Background: an optimization exercise with open tools, aiming at small area, a short achievable clock period and few clock cycles per item. Do not read the settings as production practice.
In this exercise RTL edits were held to simulation tests only and were not proved equivalent to the original.
The series may have gaps, and a smaller design here may also do less where the tests do not look.

## flow/design.v in outline (module list and top-level ports)
// module HEVC_DCT8_ROM: 75 lines
// module HEVC_MAC_unit: 4369 lines
// module dct_fa: 5 lines
// module dct_ha: 4 lines
// module DCT_N_2D_seq: 40 lines
module DCT_N_2D_seq #(
parameter N = 8,                     
parameter BIT_DEPTH = 8
)(
input  logic clk,
input  logic reset,
input  logic start,
input  logic [N*N*16-1:0] x,        
output logic [N*N*16-1:0] y,        
output logic done
);
  // ...
==> flow/run.sh <==
#!/bin/bash
# synth_recipe.tcl (not shown) runs the flow's synth.tcl, then flattens the netlist and writes it again
# the make line also repeats each setting of config.mk as NAME=value (left out here)
make -C /OpenROAD-flow-scripts/flow DESIGN_CONFIG=/design/flow/config.mk WORK_HOME=/design/flow/orfs CLKGATE_MAP_FILE= SYNTH_SCRIPT=/design/flow/synth_recipe.tcl finish
==> flow/config.mk <==
export PLATFORM = sky130hd
export DESIGN_NAME = DCT_N_2D_seq
export DESIGN_NICKNAME = DCT_N_2D_seq
export VERILOG_FILES = /design/flow/design.v
export SDC_FILE = /design/flow/constraint.sdc
export NUM_CORES = 4
export LEC_CHECK = 0
export ABC_AREA = 1
export CAP_MARGIN = 20
export CORE_AREA = 10 10 790 790
export DIE_AREA = 0 0 800 800
export SLEW_MARGIN = 20
export SYNTH_HIERARCHICAL = 1
==> flow/constraint.sdc <==
create_clock -name core_clock -period 14.0 [get_ports {clk}]
set_input_delay 2.8000 -clock core_clock [delete_from_list [all_inputs] [get_ports {clk}]]
set_output_delay 2.8000 -clock core_clock [all_outputs]
set_load 0.01 [all_outputs]
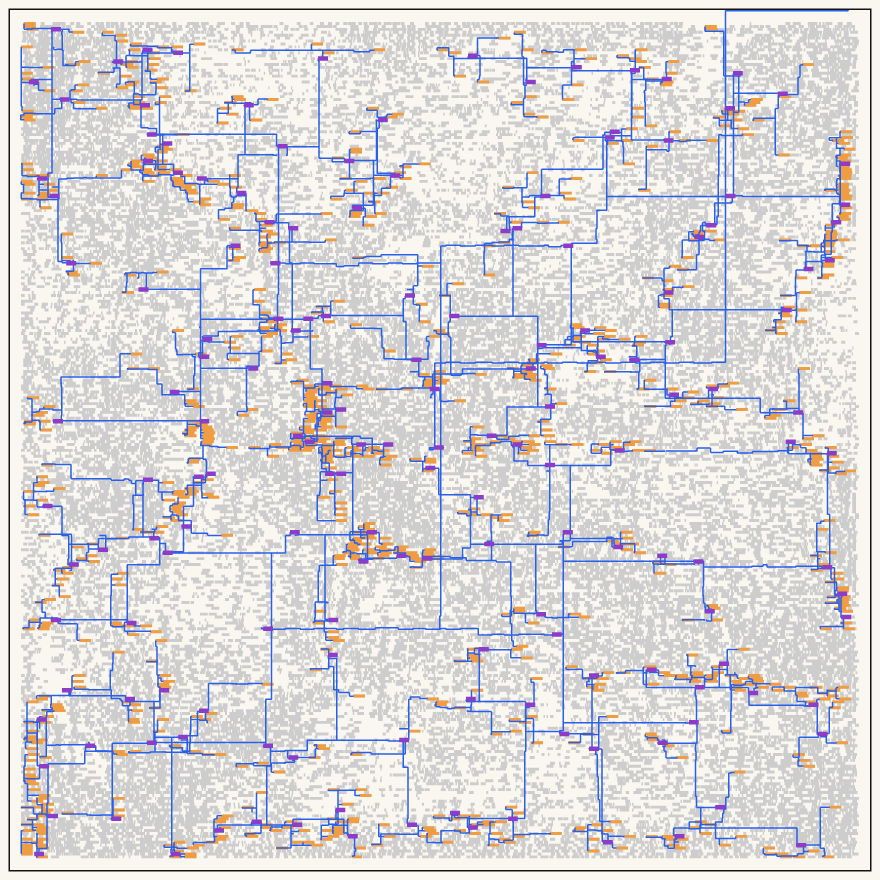
(run_1/clock_wires.png)
Key: blue = clock wires [length 27.0 mm]; purple = clock-net drivers [count 168]; orange = flip-flops [count 1026]
Position of the flops: all over the die. There are 169 routed clock nets.

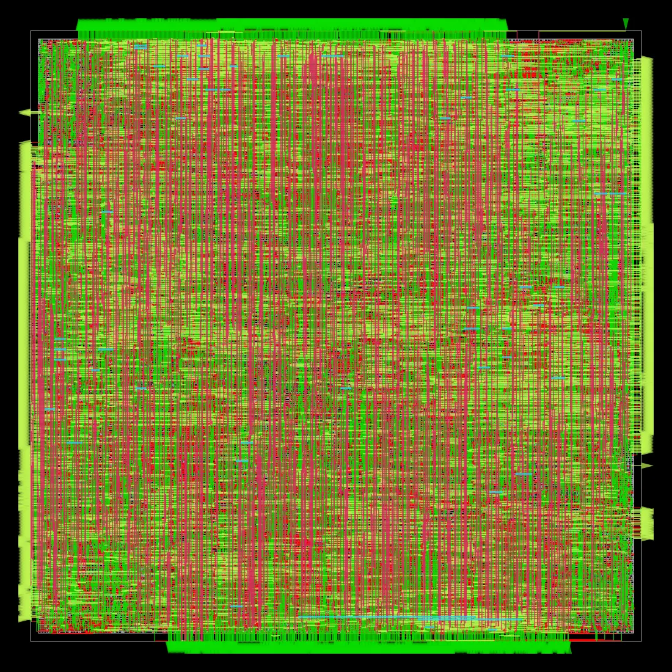
(run_1/routed.png)
Post-Route WL: 1530000 um
Top Layer Used: met5
WL per Instance: 36.9 um
met1 wire length: 552000 um

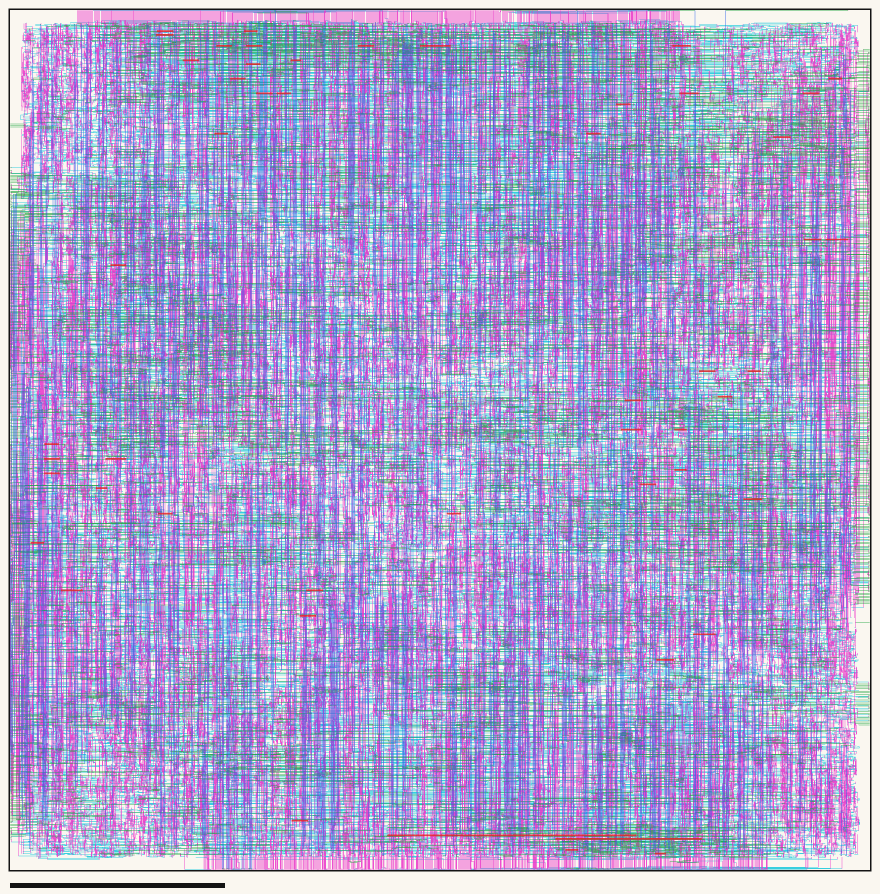
(run_1/layers.png)
Bar = 200 um.
Key: magenta = M2 [wire length 605 mm]; green = M3 [wire length 174 mm]; cyan = M1 [wire length 552 mm]; red = M5 [wire length 1030 um]; blue = M4 [wire length 202 mm]
vias: 242000
Total GRT Usage: 0.472

==> metrics.md, run 1 <==
| Metric | Value |
|---|---|
| Status | `no timing/DRC/antenna violations` |
| R2r setup slk | `~2700 ps` |
| Top_reg_cell synth | `edfxtp_1` |
| DR vias/cell | `slightly below 6` |
| Seq/Total Area, Yosys | `0.103` |
| Setup_tns | `0 ps` |
| Core ar. | `607000 sq um` |
| Clock root buffer | `clkbuf_16` |
| CTS tree | `yes` |
| Max Cap Viol | `0` |
| Endpoints failing setup | `0` |
| Grt total ovfl | `0` |
| Final hold violations | `0` |
| Die X | `approximately 800 um` |
| Synth Cell Area | `around 300000 sq um` |
| Critical path type | `in -> reg` |
| TritonRoute pass-1 iters | `9` |
| Worst slew pin tran | `around 1400 ps` |
| CTS hold repair buffers | `0` |
| Syn_area_per_cell | `approximately 9.8 sq um` |
| Number of flops mapped to enable cells by yosys | `1024` |
| IO Port Bufs | `2051` |
| Critical path data required time | `between 10000 and 15000 ps` |
| Initial Util | `0.492` |
| Final worst path period share | `0.836` |
| Final nets | `between 40000 and 50000` |
| Worst Hold Depth | `2` |
| Yosys warns | `8` |
| Clock Sink Count | `slightly above 1000` |
| Final Util | `0.560` |
| Vias in the first global route | `around 240k` |
| Die Y | `around 800 um` |
| First-pass GRT wire length | `about 2000000 um` |
| Achievable clock frequency | `85.4 MHz` |
| FF+latch count, synth | `1026` |
| Post-CTS Setup Bufs | `0` |
| Area leader, netlist | `fa_1` |
| CP startpoint kind | `input port` |
| RePlAce Congestion | `1.17` |
| I/O pin cnt | `just over 2000` |
| Critical path's slowest cell | `o21ai_0` |
| CTS Buffer Depth | `4` |
| Pin count of the biggest net entering global routing | `131` |
| Die area | `640000 sq um` |
| Cell count after synthesis | `30400` |
| Largest register FFs | `a little over 1000` |
| CP Capture Type | `register` |
| Clock latency (worst-skew pair) | `approximately 1000 ps` |
| Layout Skew | `~83 ps` |
| Fill cell count | `54100` |
| Hold WC Path Type | `reg -> reg` |
| Fin cells | `41600` |
| Worst Path Max Fanout | `6` |
| Post-CTS Resized | `0` |
| Layout cells sized above 1 | `0.0657` |
| Row cnt | `about 290` |
| Crit path arrival time | `~12000 ps` |
| TritonCTS buffer count | `168` |
| Headroom to the max-slew limit | `0.0385` |
| Synth top area cells | `fa_1 (34%), ha_1 (26%), edfxtp_1 (10%)` |
| DRC | `0` |
| H-tree levels | `4` |
| Worst path max stage delay | `between 1000 and 1500 ps` |
| Worst reg2reg path depth | `38` |
| Cell count after placement | `between 40000 and 50000` |
| Routed Antenna Nets | `0` |
| Fin. max-slew vios | `0` |
| Top-area cell type share of the netlist area | `0.341` |
| Min cycle time layout | `between 10000 and 15000 ps` |
| HPWL Detailed | `approximately 1400000 um` |
| Initial antenna violation count | `around 360` |
| Netlist cell types | `46` |
| WHS | `582 ps` |
| RSZ-0062 raised after global routing | `false` |
| DRT iter0 DRCs | `27900` |
| CP most frequent cell | `nand2_1` |
| Asr flop ratio synth | `0.00195` |
| Worst-path clk slew | `60 ps` |
| Area grow syn2layout | `13.9%` |
Testbench counts for the RTL of run 1, summed over its fixed seeds: cycles 384, items 192.
[run 1: logic make-up (layout without fill, tap and decap cells)]
kind of cell,Yosys count,in the layout,synth area share
multiplexers,512,512,0.0192
XOR/XNOR,1264,1264,0.0371
other,0,538,0
AO/OA/AOI/OAI,2672,2672,0.0541
buffers and inverters,6299,8906,0.0796
adder cells (fa/ha/maj),11300,11300,0.600
flip-flops,1026,1026,0.103
AND/OR/NAND/NOR,7356,7356,0.107
[run 1: Yosys cell counts (104+ instances only)]
| cell | n |
|---|---|
| nand4_1 | 128 |
| edfxtp_1 | 1024 |
| xnor2_1 | 800 |
| a21oi_1 | 1112 |
| nor2_1 | 1585 |
| xor2_1 | 464 |
| ha_1 | 6176 |
| fa_1 | 5088 |
| nor3_1 | 192 |
| a21o_1 | 264 |
| nand2_2 | 352 |
| a211oi_1 | 104 |
| inv_1 | 6098 |
| nand2_1 | 3971 |
| mux2_2 | 480 |
| nand3_2 | 120 |
| o21ai_0 | 624 |
| nand3_1 | 808 |
[run 1: stage by stage]
| stage | setup slack, ps | cell area, sq um |
|---|---|---|
| 2_1_floorplan | 3740 | 298000 |
| 3_3_place_gp | 1610 | 332000 |
| 3_5_place_dp | 1660 | 333000 |
| 4_1_cts | 2650 | 338000 |
| 5_1_grt | 2110 | 339000 |
| 6_report | 2290 | 340000 |
[run 1: layout make-up]
type	instances	area, sq um	share of cell area
clock inverter	113	1260	0.00370
inverter	6131	23000	0.0677
antenna	538	1350	0.00396
clock buffer	191	4380	0.0129
tap	8064	10100	0.0297
timing repair buffer	2471	24000	0.0707
multi-input combinational	23100	245000	0.721
sequential	1026	30800	0.0906
[run 1: layout by cell type (no fill, tap or decap), drive strengths merged, types with 128 or more instances in the layout]
master / instances
clkdlybuf4s50: 2051
ha: 6176
xnor2: 800
xor2: 464
buf: 419
nand2: 4347
nand3: 928
diode: 538
nor3: 224
a21o: 264
mux2: 480
edfxtp: 1024
clkbuf: 192
inv: 6153
o21ai: 712
a21oi: 1200
nor2: 1585
fa: 5088
nand4: 128
[run 1: per-layer routing]
layer,share of wire,vias to the layer above,GRT usage
li1,-,103000,-
met1,0.36,122000,0.567
met2,0.39,13700,0.640
met3,0.11,3164,0.147
met4,0.13,102,0.504
met5,0.00067,-,0.00149
[run 1: critical path, delay by kind of cell]
family | cells | cell delay [ps]
AOI/OAI and AO/OA | 6 | 1950
and+or+nand+nor | 18 | 1710
xor gates and xnor gates | 2 | 760
adders and majority gates | 10 | 4160
buffers and inverters | 3 | 990
==> run_1/util_map.png <==
Bar = 200 um. The die is cut into 40 by 40 equal tiles; dark blue is low, red is high, 0 to 100% covered.
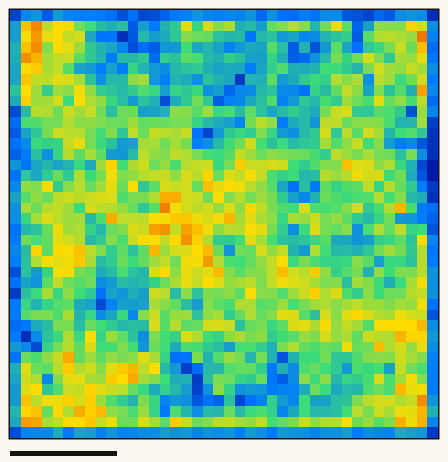

## Run 2: large edit since run 1, in outline
flow/design.v: 4493 -> 4365 lines; modules unchanged: 4
  HEVC_MAC_unit: edited, 4369 -> 4241 lines
==> flow/flow/run.sh (new file) <==
#!/bin/bash
# The standard layout (standard.sh: ORFS synth to finish, final DEF in
# out/), with one change: the buffers that placement puts on every input and
# output port are buf_1 cells instead of ORFS's default pick
# (clkdlybuf4s50_1, a slow delay cell four times the size).
# make's full output goes to flow_make.log in the work folder; ORFS also
# keeps its per-step logs under orfs/logs/.
set -euo pipefail
bash standard.sh "BUFFER_PORTS_ARGS=-buffer_cell sky130_fd_sc_hd__buf_1" finish > flow_make.log 2>&1
==> flow/standard.sh (new file) <==
#!/bin/bash
# synth_recipe.tcl (not shown) runs the flow's synth.tcl, then flattens the netlist and writes it again
# the make line also repeats each setting of config.mk as NAME=value (left out here)
make -C /OpenROAD-flow-scripts/flow DESIGN_CONFIG=/design/flow/config.mk WORK_HOME=/design/flow/orfs CLKGATE_MAP_FILE= SYNTH_SCRIPT=/design/flow/synth_recipe.tcl "${@:-finish}"
removed: flow/run.sh
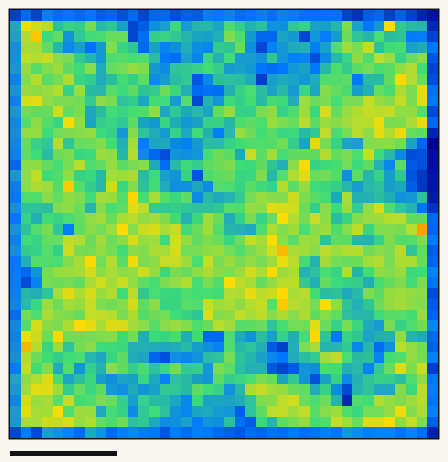
(run_2/util_map.png)
Bar = 200 um. The die is cut into 40 by 40 equal tiles; dark blue is low, red is high, 0 to 100% covered.
0.90% of the tiles are over 75% full. The mean over all tiles is 48%. 0.10% of the tiles are nearly empty. The emptiest ninth of the die: north. The fullest tile reaches 81%.
Final Util: 0.524
Core ar.: 607000 sq um
Initial Util: 0.479

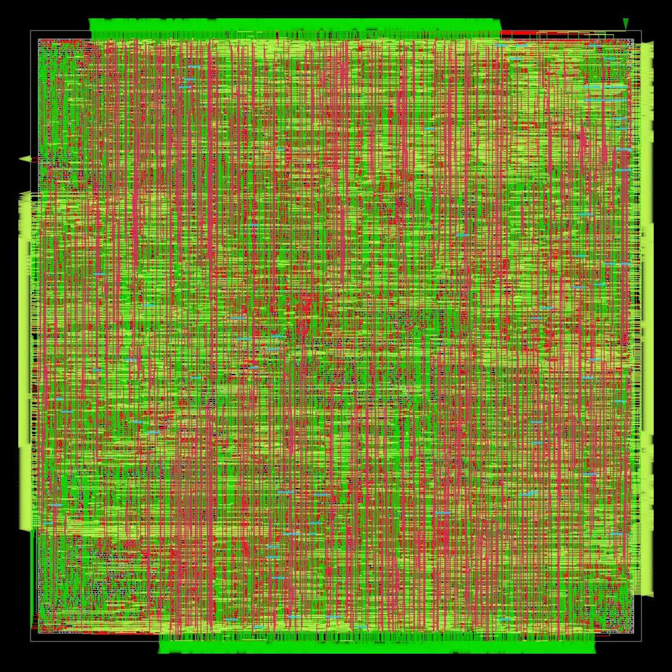
(run_2/routed.png)
Post-Route WL: 1440000 um
met1 wire length: 532000 um
met3 routed wirelength: 164000 um

==> run 2 against run 1 <==
  * Die area did not move
  * Global-route usage fell by 2.7 points
  * Core utilization fell by 3.6 points
  * Fmax rose by 1.0%
  * Synthesized cell count fell by 3.1%
  * Sequential share of layout area rose by 0.63 points
  * Flip-flop and latch count did not move
  * Area after synthesis fell by 2.6%
  * Critical path depth rose by 1
  * Critical path type is now reg -> reg
  * Largest cell class unchanged
==> metrics.md, run 2 <==
| Metric | Value |
|---|---|
| Status | `no timing/DRC/antenna violations (unchanged)` |
| Fin. max-slew vios | `0 (unchanged)` |
| WL per Instance | `35.7 um (was 36.9 um)` |
| Clock root buffer | `clkbuf_16 (unchanged)` |
| DRT iter0 DRCs | `24800 (was 27900)` |
| Initial antenna violation count | `352 (was 359)` |
| RSZ-0062 raised after global routing | `false (unchanged)` |
| Post-CTS Resized | `0 (unchanged)` |
| Post-CTS Setup Bufs | `0 (unchanged)` |
| Syn_area_per_cell | `9.87 sq um (was 9.82 sq um)` |
| Cell count after synthesis | `29500 (was 30400)` |
| Synth Cell Area | `291000 sq um (was 298000 sq um)` |
| Routed Antenna Nets | `0 (unchanged)` |
| Pin count of the biggest net entering global routing | `140 (was 131)` |
| RePlAce Congestion | `1.15 (was 1.17)` |
| Area leader, netlist | `fa_1 (unchanged)` |
| Yosys warns | `8 (unchanged)` |
| Worst reg2reg path depth | `40 (was 38)` |
| Worst Path Max Fanout | `71 (was 6)` |
| R2r setup slk | `2410 ps (was 2650 ps)` |
| Worst-path clk slew | `60 ps (about the same)` |
| Commonest non-fill, non-tap cell in the layout | `ha_1 (unchanged)` |
| IO Port Bufs | `2051 (unchanged)` |
| Commonest non-fill, non-tap cells in the layout | `ha_1 (5856), inv_1 (5514), fa_1 (5016), nand2_1 (3986), buf_1 (2049) (was ha_1 (6176), inv_1 (6098), fa_1 (5088), nand2_1 (3970), clkdlybuf4s50_1 (2051))` |
| Vias | `233000 (was 242000)` |
| Critical path data required time | `14690 ps (was 14720 ps)` |
| Commonest cells post-synth | `ha_1 (5856), inv_1 (5514), fa_1 (5016), nand2_1 (3987), nor2_1 (1641) (was ha_1 (6176), inv_1 (6098), fa_1 (5088), nand2_1 (3971), nor2_1 (1585))` |
| Largest register FFs | `1024 (unchanged)` |
| HPWL Detailed | `1320000 um (was 1390000 um)` |
| Asr flop ratio synth | `0.00195 (unchanged)` |
| Placed cell area | `311000 sq um (was 333000 sq um)` |
| Hold WC Path Type | `reg -> reg (unchanged)` |
| Setup_tns | `0 ps (unchanged)` |
| Grt total ovfl | `0 (unchanged)` |
| Clock latency (worst-skew pair) | `1000 ps (was 1020 ps)` |
| Final nets | `43800 (was 45200)` |
| Final hold violations | `0 (unchanged)` |
| Crit path arrival time | `12280 ps (was 12430 ps)` |
| Top-area cell type share of the netlist area | `0.346 (was 0.341)` |
| Layout Skew | `75.1 ps (was 82.6 ps)` |
| CP startpoint kind | `register (was input port)` |
| Worst Hold Depth | `2 (unchanged)` |
| DRC | `0 (unchanged)` |
| Worst slew pin tran | `1460 ps (was 1440 ps)` |
| Critical path type | `reg -> reg (was in -> reg)` |
| First-pass GRT wire length | `1920000 um (was 2030000 um)` |
| Die Y | `800 um (unchanged)` |
| Worst path max stage delay | `1130 ps (was 1020 ps)` |
| Netlist cell types | `50 (was 46)` |
| Achievable clock frequency | `86.3 MHz (was 85.4 MHz)` |
| Number of flops mapped to enable cells by yosys | `1024 (unchanged)` |
| Most common cell in the netlist | `ha_1 (unchanged)` |
| Synth top area cells | `fa_1 (35%), ha_1 (25%), edfxtp_1 (11%) (was fa_1 (34%), ha_1 (26%), edfxtp_1 (10%))` |
| Area grow syn2layout | `9.35% (was 13.9%)` |
| CTS Buffer Depth | `4 (unchanged)` |
| TritonRoute pass-1 iters | `9 (unchanged)` |
| Min cycle time layout | `11590 ps (was 11710 ps)` |
| Final worst path period share | `0.828 (was 0.836)` |
Testbench counts for the RTL of run 2, summed over its fixed seeds: cycles 384, items 192.
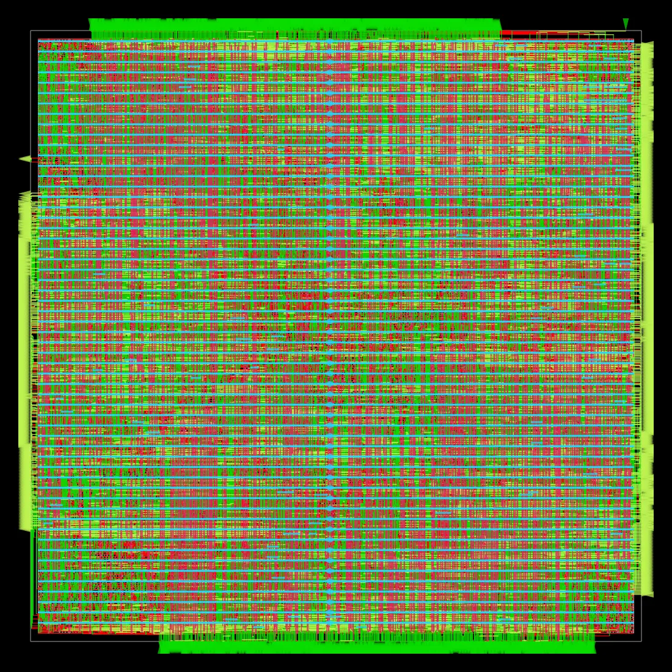
(run_2/chip.png)
final instance area: 318000 sq um
I/O pin cnt: 2052
die area: 640000 sq um

## run 2: metal layers
| metal | GRT usage | routed length, um |
|---|---|---|
| met1 | 0.542 | 532000 |
| met4 | 0.389 | 155000 |
| met3 | 0.147 | 164000 |
| met5 | 0.00290 | 979 |
| met2 | 0.630 | 590000 |
## run 2: cell type report
type	count	area, sq um
Fill cell	56500	289000
Clock inverter	110	1180
Sequential cell	1026	30800
Clock buffer	175	4080
Antenna cell	357	893
Inverter	5531	20800
Tap cell	8064	10100
Timing Repair Buffer	2420	10700
Multi-Input combinational cell	22700	239000
## run 2: cell families (layout without fill, tap and decap cells)
logic type	after synthesis	count (layout)	share of synthesized area
xor gates and xnor gates	1256	1256	0.0379
other	0	357	0
buffers and inverters	5699	8236	0.0740
muxes	512	512	0.0197
adders and majority gates	10900	10900	0.598
DFF	1026	1026	0.106
and+or+nand+nor	7436	7436	0.110
AOI/OAI and AO/OA	2656	2656	0.0545
## run 2: critical path, delay by kind of cell, from the launching register on
kind / cells / cell delay, ps
compound gates: 5 / 1040
xor+xnor: 2 / 1380
fa+ha+maj: 12 / 4300
buf+inv: 3 / 1300
flops: 1 / 1130
simple gates: 18 / 2020
## run 2: metrics by stage
stage | instances | worst slack [ps] | hold WS, ps
global placement | 39800 | 1920 | 458
floorplan | 29500 | 3740 | 507
finish | 40400 | 2410 | 530
CTS | 40100 | 2620 | 513
global route | 40200 | 2200 | 552
detailed placement | 39800 | 2030 | 492
==> run_2/layers.png <==
Bar = 200 um.
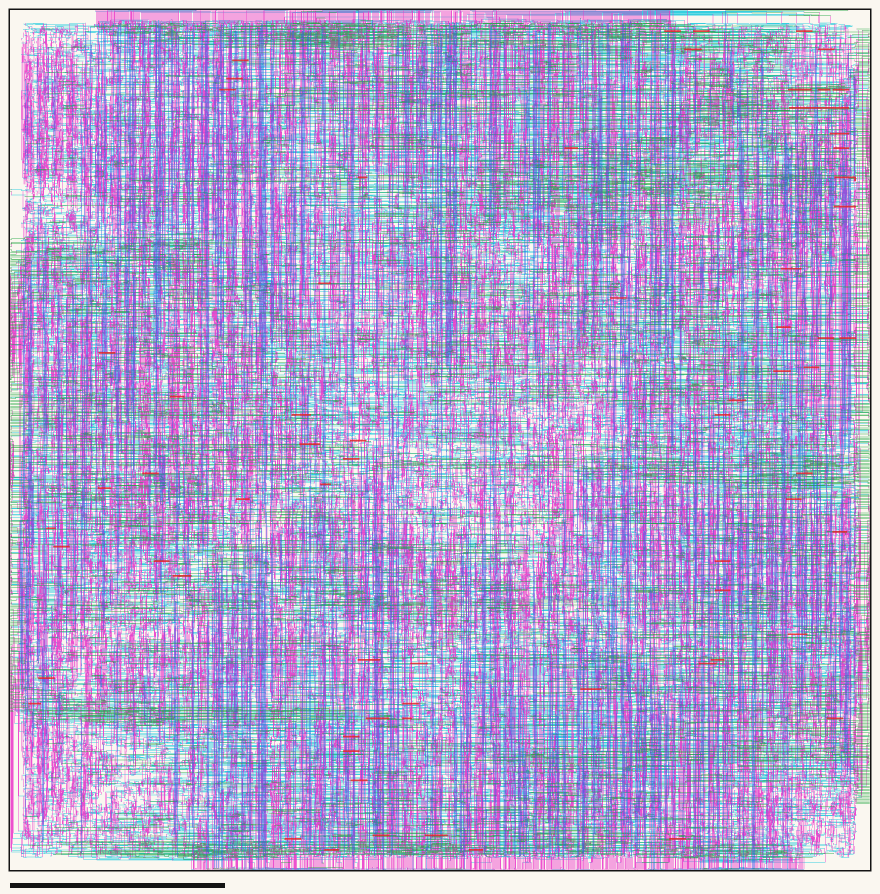

==> run 2 -> run 3 <==
--- a/flow/design.v
+++ b/flow/design.v
@@ -75,13 +75,20 @@
 endmodule
 module HEVC_MAC_unit (
 input  logic clk,
-input  logic sel,              
-input  logic en,               
+input  logic reset,
+input  logic start,
 input  logic [127:0] xr,       
 input  logic [127:0] sr,
 output logic [127:0] q         
 );
 logic [127:0] yout;
+logic sel;
+logic en;
+always_ff @(posedge clk or posedge reset) begin
+if (reset) sel <= 1'b0;
+else sel <= start & ~sel;
+end
+assign en = start | sel;
 wire [127:0] xin = sel ? sr : xr;
 wire [15:0] in0 = xin[0 +: 16];
 wire [15:0] in1 = xin[16 +: 16];
@@ -4335,14 +4342,12 @@
 output logic done
 );
 logic busy;                          
-logic en;
 logic [1023:0] q;                    
 logic [1023:0] sr;                   
-assign en = start | busy;
 genvar gi, gu;
 generate
 for (gi = 0; gi < 8; gi = gi + 1) begin : UNIT
-HEVC_MAC_unit u (.clk(clk), .sel(busy), .en(en), .xr(x[gi*128 +: 128]),
+HEVC_MAC_unit u (.clk(clk), .reset(reset), .start(start), .xr(x[gi*128 +: 128]),
 .sr(sr[gi*128 +: 128]), .q(q[gi*128 +: 128]));
 for (gu = 0; gu < 8; gu = gu + 1) begin : WR
 assign y[(gu*8+gi)*16 +: 16] = q[gi*128 + gu*16 +: 16];
--- a/flow/config.mk
+++ b/flow/config.mk
@@ -9,5 +9,6 @@
 export CAP_MARGIN = 20
 export CORE_AREA = 10 10 790 790
 export DIE_AREA = 0 0 800 800
+export SETUP_SLACK_MARGIN = 4
 export SLEW_MARGIN = 20
 export SYNTH_HIERARCHICAL = 1
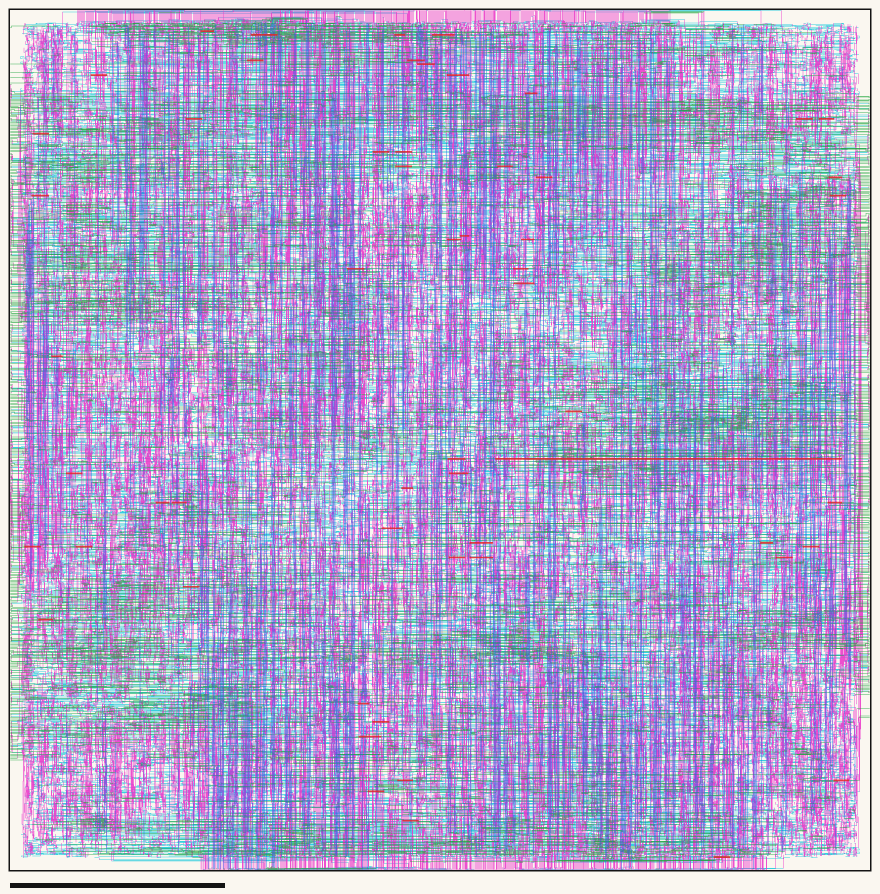
(run_3/layers.png)
Bar = 200 um.
Key: magenta = M2 [wire length 586 mm]; green = M3 [wire length 186 mm]; blue = M4 [wire length 150 mm]; cyan = M1 [wire length 546 mm]; red = M5 [wire length 1090 um]

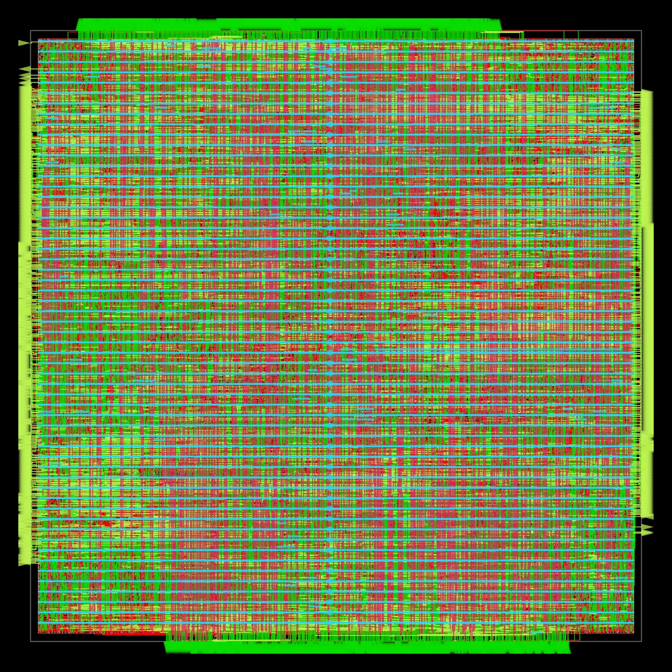
(run_3/chip.png)
Final Util: 0.542
Post-Route WL: 1470000 um
Die X: 800 um
final instance area: 329000 sq um

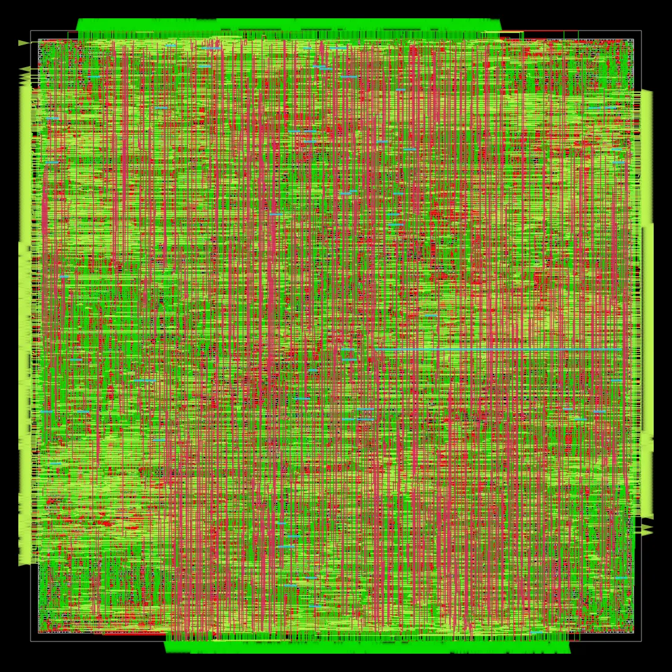
(run_3/routed.png)
met1 wire length: 546000 um
met3 routed wirelength: 186000 um
vias: 239000
WL per Instance: 35.5 um
Met2 Wirelength: 586000 um

==> run 3 against run 2 <==
  * Still clean on timing, DRC and antenna
  * Final cell count up 2.4%
  * Via count up 2.8%
  * Area after synthesis up 0.80%
  * Core utilization up 1.8 points
  * Non-clock buffer count up 299
  * Fmax up 17%
  * Synthesized cell count up 1.8%
  * Critical path depth down 3
  * Clock skew up 13 ps
==> metrics.md, run 3 <==
| Metric | Value |
|---|---|
| Met1 Use GR | `0.562 (was 0.542)` |
| Clock root buffer | `clkbuf_16 (unchanged)` |
| DRT iter0 DRCs | `26300 (was 24800)` |
| Cell count after synthesis | `30000 (was 29500)` |
| Final hold violations | `0 (unchanged)` |
| Commonest non-fill, non-tap cells in the layout | `ha_1 (5701), fa_1 (5007), inv_1 (4842), nand2_1 (4800), buf_1 (2032) (was ha_1 (5856), inv_1 (5514), fa_1 (5016), nand2_1 (3986), buf_1 (2049))` |
| Grt total ovfl | `0 (unchanged)` |
| TritonCTS buffer count | `157 (was 159)` |
| Commonest cells post-synth | `ha_1 (5856), fa_1 (5016), inv_1 (4923), nand2_1 (4848), nor2_1 (1665) (was ha_1 (5856), inv_1 (5514), fa_1 (5016), nand2_1 (3987), nor2_1 (1641))` |
| Pin count of the biggest net entering global routing | `116 (was 140)` |
| FF+latch count, synth | `1034 (was 1026)` |
| CTS Buffer Depth | `4 (unchanged)` |
| Die area | `640000 sq um (unchanged)` |
| RePlAce Congestion | `1.14 (was 1.15)` |
| Min cycle time layout | `9880 ps (was 11590 ps)` |
| IO Port Bufs | `2051 (unchanged)` |
| Largest register FFs | `1024 (unchanged)` |
| Most common cell in the netlist | `ha_1 (unchanged)` |
| I/O pin cnt | `2052 (unchanged)` |
| DR vias/cell | `5.78 (was 5.76)` |
| Seq/Total Area, Yosys | `0.106 (about the same)` |
| Number of flops mapped to enable cells by yosys | `1024 (unchanged)` |
| Worst reg2reg path depth | `37 (was 40)` |
| Cell count after placement | `40200 (was 39800)` |
| Vias in the first global route | `234000 (was 232000)` |
| Total GRT Usage | `0.450 (was 0.445)` |
| Top-area cell type share of the netlist area | `0.343 (was 0.346)` |
| Critical path data required time | `14690 ps (about the same)` |
| Setup_tns | `0 ps (unchanged)` |
| First-pass GRT wire length | `1950000 um (was 1920000 um)` |
| Critical path type | `reg -> reg (unchanged)` |
| TritonRoute pass-1 iters | `8 (was 9)` |
| Final worst path period share | `0.705 (was 0.828)` |
| Met2 usage | `0.612 (was 0.630)` |
| Area grow syn2layout | `12.1% (was 9.35%)` |
| Final nets | `44600 (was 43800)` |
| Asr flop ratio synth | `0.00967 (was 0.00195)` |
| Commonest non-fill, non-tap cell in the layout | `ha_1 (unchanged)` |
| Hold WC Path Type | `reg -> reg (unchanged)` |
| CP Capture Type | `register (unchanged)` |
| CP startpoint kind | `register (unchanged)` |
| Synth Cell Area | `293000 sq um (was 291000 sq um)` |
| Initial antenna violation count | `319 (was 352)` |
| Clock Sink Count | `1034 (was 1026)` |
| Layout Skew | `87.6 ps (was 75.1 ps)` |
| Worst slew pin tran | `1310 ps (was 1460 ps)` |
| Row cnt | `286 (unchanged)` |
| Fin. max-slew vios | `0 (unchanged)` |
| R2r setup slk | `4120 ps (was 2410 ps)` |
| Synth top area cells | `fa_1 (34%), ha_1 (25%), edfxtp_1 (10%) (was fa_1 (35%), ha_1 (25%), edfxtp_1 (11%))` |
| Routed Antenna Nets | `0 (unchanged)` |
| CP most frequent cell | `nand2_1` |
| Layout cells sized above 1 | `0.119 (was 0.0629)` |
| Worst path max stage delay | `900 ps (was 1130 ps)` |
| Netlist cell types | `51 (was 50)` |
| Area leader, netlist | `fa_1 (unchanged)` |
| H-tree levels | `4 (unchanged)` |
| CTS tree | `yes (unchanged)` |
| Endpoints failing setup | `0 (unchanged)` |
| HPWL Detailed | `1330000 um (was 1320000 um)` |
| Crit path arrival time | `10570 ps (was 12280 ps)` |
| Yosys warns | `8 (unchanged)` |
| Max Cap Viol | `0 (unchanged)` |
| Core ar. | `607000 sq um (unchanged)` |
| CTS hold repair buffers | `0 (unchanged)` |
| M3 GR Usage | `0.169 (was 0.147)` |
| Initial Util | `0.483 (was 0.479)` |
| Syn_area_per_cell | `9.77 sq um (was 9.87 sq um)` |
| RSZ-0062 raised after global routing | `true (was false)` |
| Clock latency (worst-skew pair) | `1010 ps (was 1000 ps)` |
| Status | `no timing/DRC/antenna violations (unchanged)` |
| DRC | `0 (unchanged)` |
| Worst Path Max Fanout | `30 (was 71)` |
| Fin cells | `41400 (was 40400)` |
| Worst-path clk slew | `70 ps (was 60 ps)` |
| Achievable clock frequency | `101 MHz (was 86.3 MHz)` |
Testbench counts for the RTL of run 3, summed over its fixed seeds: cycles 384, items 192.
-- run 3: per-layer routing --
| layer | vias up | wire length, um |
|---|---|---|
| met1 | 121000 | 546000 |
| li1 | 103000 | - |
| met3 | 2734 | 186000 |
| met5 | - | 1090 |
| met4 | 114 | 150000 |
| met2 | 12800 | 586000 |
-- run 3: critical path, delay by kind of cell, from the launching register on --
| family | cells | cell delay, ps |
|---|---|---|
| adders and majority gates | 11 | 3940 |
| and+or+nand+nor | 10 | 1670 |
| AOI/OAI and AO/OA | 8 | 1590 |
| buffers and inverters | 6 | 1200 |
| DFF | 1 | 670 |
| xor gates and xnor gates | 2 | 410 |
-- run 3: cell type report --
class | instances | area, sq um
Clock inverter | 117 | 1260
Inverter | 5051 | 19100
Fill cell | 55800 | 278000
Timing Repair Buffer | 2719 | 13100
Tap cell | 8064 | 10100
Clock buffer | 169 | 4040
Multi-Input combinational cell | 23700 | 249000
Antenna cell | 531 | 1330
Sequential cell | 1034 | 31000
-- run 3: cell families after synthesis --
family / share of synthesized area
adders and majority gates: 0.593
and+or+nand+nor: 0.133
buffers and inverters: 0.0680
AOI/OAI and AO/OA: 0.0611
xor gates and xnor gates: 0.0378
DFF: 0.106
muxes: 0.00109
-- run 3: stage by stage --
step	hold slack, ps	instance area [sq um]	utilization	setup WS [ps]
after global placement	408	313000	0.516	2160
final	454	329000	0.542	4120
after detailed placement	447	313000	0.516	2180
after CTS	454	320000	0.528	3900
after floorplan	394	293000	-	4060
after global routing	464	328000	0.541	3900
-- run 3: what timing repair did --
action,CTS,global route
gates resized for setup,206,834
pin swaps,15,181
buffers inserted,33,305
setup endpoints to repair,284,369
==> run_3/util_map.png <==
Bar = 200 um. The die is cut into 40 by 40 equal tiles; dark blue is low, red is high, 0 to 100% covered.
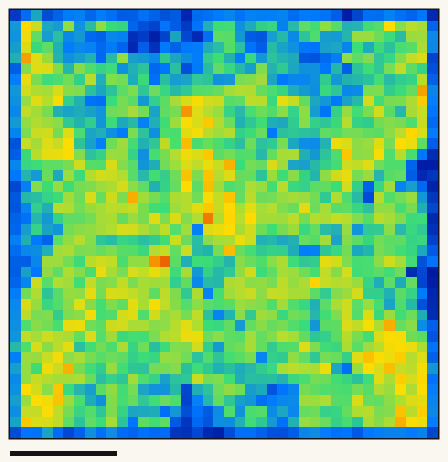

==> run 3 -> run 4 <==
--- a/flow/config.mk
+++ b/flow/config.mk
@@ -9,6 +9,6 @@
 export CAP_MARGIN = 20
 export CORE_AREA = 10 10 790 790
 export DIE_AREA = 0 0 800 800
-export SETUP_SLACK_MARGIN = 4
+export SETUP_SLACK_MARGIN = 3
 export SLEW_MARGIN = 20
 export SYNTH_HIERARCHICAL = 1
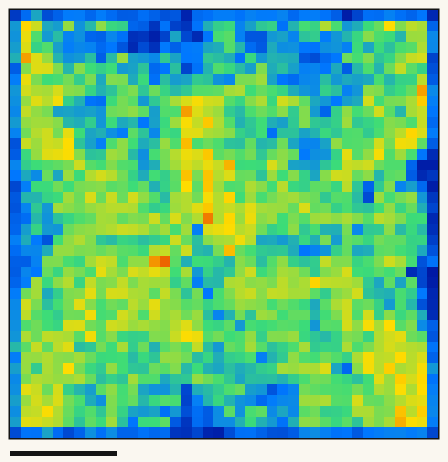
(run_4/util_map.png)
Bar = 200 um. The die is cut into 40 by 40 equal tiles; dark blue is low, red is high, 0 to 100% covered.
The fullest tile reaches 89%. The mean over all tiles is 48%. The densest ninth of the die: center.

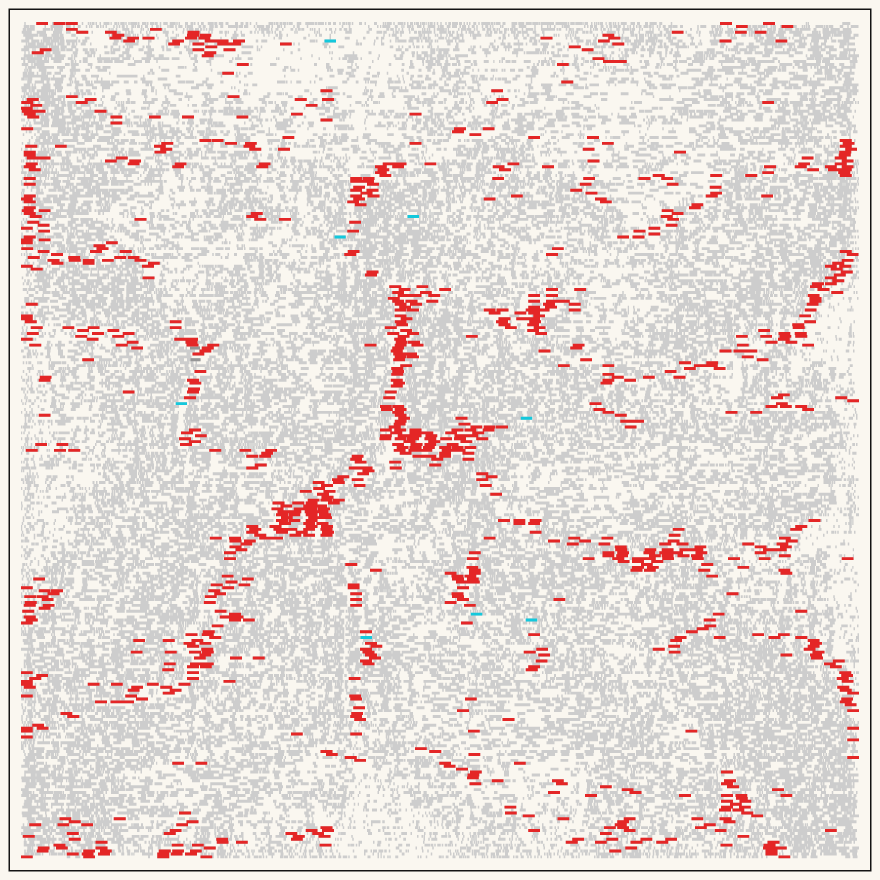
(run_4/ff_map.png)
Other sequential cells in the stronger gray, the rest of the logic in the fainter gray.
Key: cyan = `UNIT.u.sel` [sequential cells 8]; red = `UNIT.u.q` [sequential cells 1024, where all over the die]
Another 2 sequential cells are not colored.

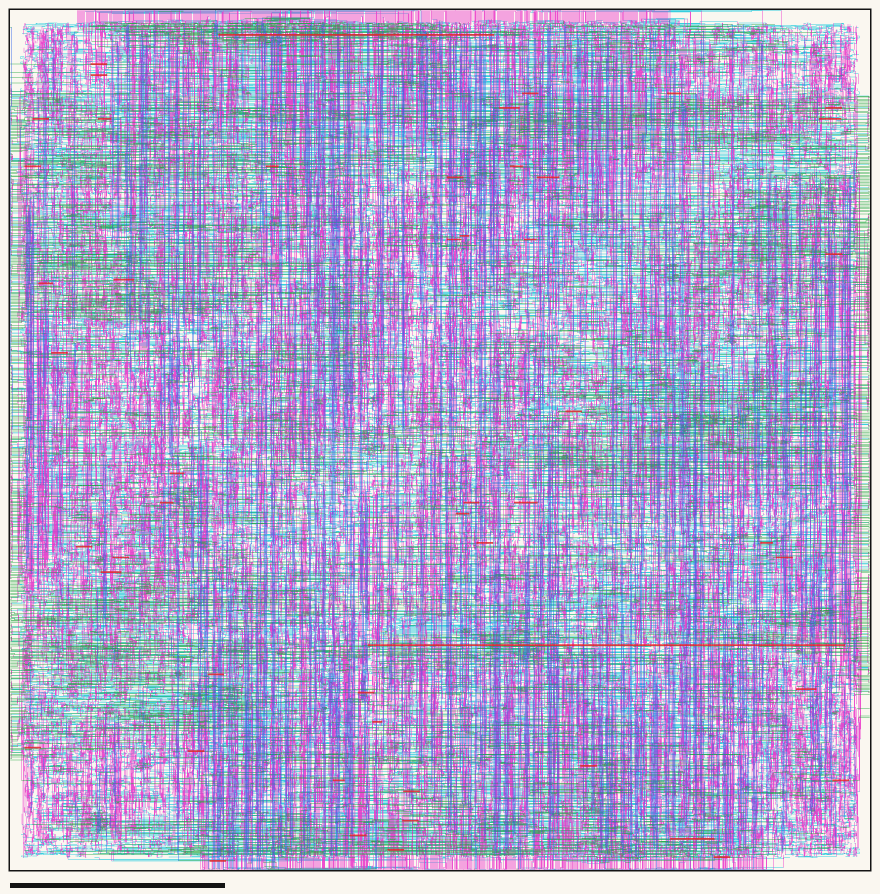
(run_4/layers.png)
Bar = 200 um.
Key: green = M3 [wire length 182 mm]; blue = M4 [wire length 150 mm]; red = M5 [wire length 1380 um]; magenta = M2 [wire length 581 mm]; cyan = M1 [wire length 548 mm]

==> run 4 against run 3 <==
  * Still clean on timing, DRC and antenna
  * Fmax shrank 8.4%
  * Routed wire length shrank 0.44%
  * Critical path type is now in -> reg
  * Critical endpoint is now UNIT[6].u.q[58]$_DFFE_PP_
  * Highest routed layer unchanged
==> metrics.md, run 4 <==
| Metric | Value |
|---|---|
| Status | `no timing/DRC/antenna violations (unchanged)` |
| Die X | `800 um (unchanged)` |
| DRT iter0 DRCs | `26500 (was 26300)` |
| RSZ-0062 raised after global routing | `false (was true)` |
| Area grow syn2layout | `9.22% (was 12.1%)` |
| CP most frequent cell | `ha_1 (was nand2_1)` |
| RePlAce Congestion | `1.14 (unchanged)` |
| First-pass GRT wire length | `1950000 um (about the same)` |
| Worst-path clk slew | `60 ps (was 70 ps)` |
| Hold WC Path Type | `reg -> reg (unchanged)` |
| Max Cap Viol | `0 (unchanged)` |
| Clock root buffer | `clkbuf_16 (unchanged)` |
| Critical path type | `in -> reg (was reg -> reg)` |
| Worst slew pin tran | `1340 ps (was 1310 ps)` |
| Headroom to the max-slew limit | `0.109 (was 0.128)` |
| R2r setup slk | `3330 ps (was 4120 ps)` |
| Clock Sink Count | `1034 (unchanged)` |
| Vias | `237000 (was 239000)` |
| Worst path max stage delay | `640 ps (was 900 ps)` |
| Area leader, netlist | `fa_1 (unchanged)` |
| WL per Instance | `35.7 um (was 35.5 um)` |
| Vias in the first global route | `234000 (about the same)` |
| Commonest non-fill, non-tap cells in the layout | `ha_1 (5856), fa_1 (5016), inv_1 (4922), nand2_1 (4840), buf_1 (2049) (was ha_1 (5701), fa_1 (5007), inv_1 (4842), nand2_1 (4800), buf_1 (2032))` |
| CTS tree | `yes (unchanged)` |
| Setup_tns | `0 ps (unchanged)` |
| Yosys warns | `8 (unchanged)` |
| Top-area cell type share of the netlist area | `0.343 (unchanged)` |
| Worst Path Max Fanout | `6 (was 30)` |
| Commonest non-fill, non-tap cell in the layout | `ha_1 (unchanged)` |
| Cell count after synthesis | `30000 (unchanged)` |
| Most common cell in the netlist | `ha_1 (unchanged)` |
| Largest register FFs | `1024 (unchanged)` |
| Final worst path period share | `0.770 (was 0.705)` |
| Die area | `640000 sq um (unchanged)` |
| Seq/Total Area, Yosys | `0.106 (unchanged)` |
| CP startpoint kind | `input port (was register)` |
| Syn_area_per_cell | `9.77 sq um (unchanged)` |
| Final hold violations | `0 (unchanged)` |
| Fin. max-slew vios | `0 (unchanged)` |
| TritonCTS buffer count | `157 (unchanged)` |
| Min cycle time layout | `10790 ps (was 9880 ps)` |
| Total GRT Usage | `0.450 (about the same)` |
| Syn_nets | `41900 (unchanged)` |
| Initial antenna violation count | `307 (was 319)` |
| Asr flop ratio synth | `0.00967 (unchanged)` |
| Synth top area cells | `fa_1 (34%), ha_1 (25%), edfxtp_1 (10%) (unchanged)` |
| Layout cells sized above 1 | `0.0856 (was 0.119)` |
| Critical path's slowest cell | `xor2_1 (was or2_0)` |
| Post-Route WL | `1460000 um (was 1470000 um)` |
| Worst Hold Depth | `1 (unchanged)` |
| Clock latency (worst-skew pair) | `1020 ps (was 1010 ps)` |
| IO Port Bufs | `2051 (unchanged)` |
| WHS | `454 ps (about the same)` |
| Final nets | `44200 (was 44600)` |
| Netlist cell types | `51 (unchanged)` |
| Routed Antenna Nets | `0 (unchanged)` |
| Row cnt | `286 (unchanged)` |
| CTS Buffer Depth | `4 (unchanged)` |
| Worst reg2reg path depth | `36 (was 37)` |
| Endpoints failing setup | `0 (unchanged)` |
| Grt total ovfl | `0 (unchanged)` |
| Top_reg_cell synth | `edfxtp_1 (unchanged)` |
| DRC | `0 (unchanged)` |
| Final Util | `0.527 (was 0.542)` |
| Layout Skew | `92.7 ps (was 87.6 ps)` |
| Critical path data required time | `14690 ps (about the same)` |
| HPWL Detailed | `1330000 um (unchanged)` |
| CTS hold repair buffers | `0 (unchanged)` |
| H-tree levels | `4 (unchanged)` |
| Achievable clock frequency | `92.7 MHz (was 101 MHz)` |
| Synth Cell Area | `293000 sq um (unchanged)` |
| Initial Util | `0.483 (unchanged)` |
| Core ar. | `607000 sq um (unchanged)` |
| I/O pin cnt | `2052 (unchanged)` |
| TritonRoute pass-1 iters | `9 (was 8)` |
| Number of flops mapped to enable cells by yosys | `1024 (unchanged)` |
| CP Capture Type | `register (unchanged)` |
| Die Y | `800 um (unchanged)` |
| Pin count of the biggest net entering global routing | `116 (unchanged)` |
| Crit path arrival time | `11480 ps (was 10570 ps)` |
| DR vias/cell | `5.79 (was 5.78)` |
| FF+latch count, synth | `1034 (unchanged)` |
| Commonest cells post-synth | `ha_1 (5856), fa_1 (5016), inv_1 (4923), nand2_1 (4848), nor2_1 (1665) (unchanged)` |
==> run 4: metal layers <==
| layer | routed length (um) | up-vias | global-route usage |
|---|---|---|---|
| met5 | 1380 | - | 0 |
| met4 | 150000 | 102 | 0.376 |
| met3 | 182000 | 2628 | 0.170 |
| met2 | 581000 | 12600 | 0.613 |
| met1 | 548000 | 120000 | 0.560 |
| li1 | - | 102000 | - |
==> run 4: stage by stage <==
| step | std cells | worst slack, ps | area (sq um) |
|---|---|---|---|
| 2_1_floorplan | 30000 | 4060 | 293000 |
| 6_report | 40900 | 3210 | 320000 |
| 3_5_place_dp | 40200 | 2180 | 313000 |
| 3_3_place_gp | 40200 | 2160 | 313000 |
| 5_1_grt | 40800 | 3000 | 320000 |
| 4_1_cts | 40500 | 3150 | 319000 |
==> run 4: timing repair <==
item                                    in CTS  in global routing
endpoints found under the setup margin       0                 71
setup buffers                                0                  0
gates resized for setup                      0                 31
==> run 4: area by class of cell <==
class / count / area, sq um
fill: 56500 / 287000
multi-input combinational: 23700 / 243000
sequential: 1034 / 31000
inverter: 5051 / 19000
timing repair buffer: 2381 / 10300
tap: 8064 / 10100
clock buffer: 169 / 4040
clock inverter: 117 / 1260
antenna: 432 / 1080
==> run 4: cells by family after synthesis <==
family	after synthesis	share of synthesized area
fa+ha+maj	10900	0.593
flops	1034	0.106
simple gates	8881	0.133
compound gates	2649	0.0611
xor+xnor	1264	0.0378
mux	32	0.00109
buf+inv	5267	0.0680
==> run 4: critical path: cells and delay by family <==
kind	cells	cell delay (ps)
AOI/OAI and AO/OA	7	1090
xor gates and xnor gates	3	1010
adders and majority gates	11	4230
buffers and inverters	2	350
and+or+nand+nor	15	1980

[afterwards: timing with drivers on the ports]
How much do the figures lean on ideal ports? The routed layouts below were timed once more, with nothing changed but the port constraints. Step 1 sets driving cells, clkbuf_16 on the clock port and buf_2 on the other inputs (assumed; they add their load-dependent delay and slew). Step 2 adds t to the input delays and takes it off the output delays; t is the mean of the earliest and latest rising clock arrival at the registers after step 1. Input paths then give back, and output paths get back, about the clock's delay inside the block. Slacks: ideal / step 1 / step 2; pairs: ideal / step 1.
| run | t (ns) | slack for setup (ns) | worst setup path at the end | worst slew at a driven data input, ns | pins driven straight from the clock port |
|---|---|---|---|---|---|
| run 1 | 1.132 | 2.293 / 2.418 / 1.285 | input to register | 0.37 | 1 |
| run 2 | 1.119 | 2.411 / 2.411 / 1.723 | input to register | 0.36 | 1 |
| run 3 | 1.127 | 4.123 / 4.123 / 3.124 | input to register | 0.33 | 1 |
| run 4 | 1.114 | 3.213 / 3.326 / 2.212 | input to register | 0.32 | 1 |
After both steps every run listed still meets setup and hold. The setup slack of run 1, which loses most, moves by +0.125 ns with the drivers and by -1.008 ns with both steps.
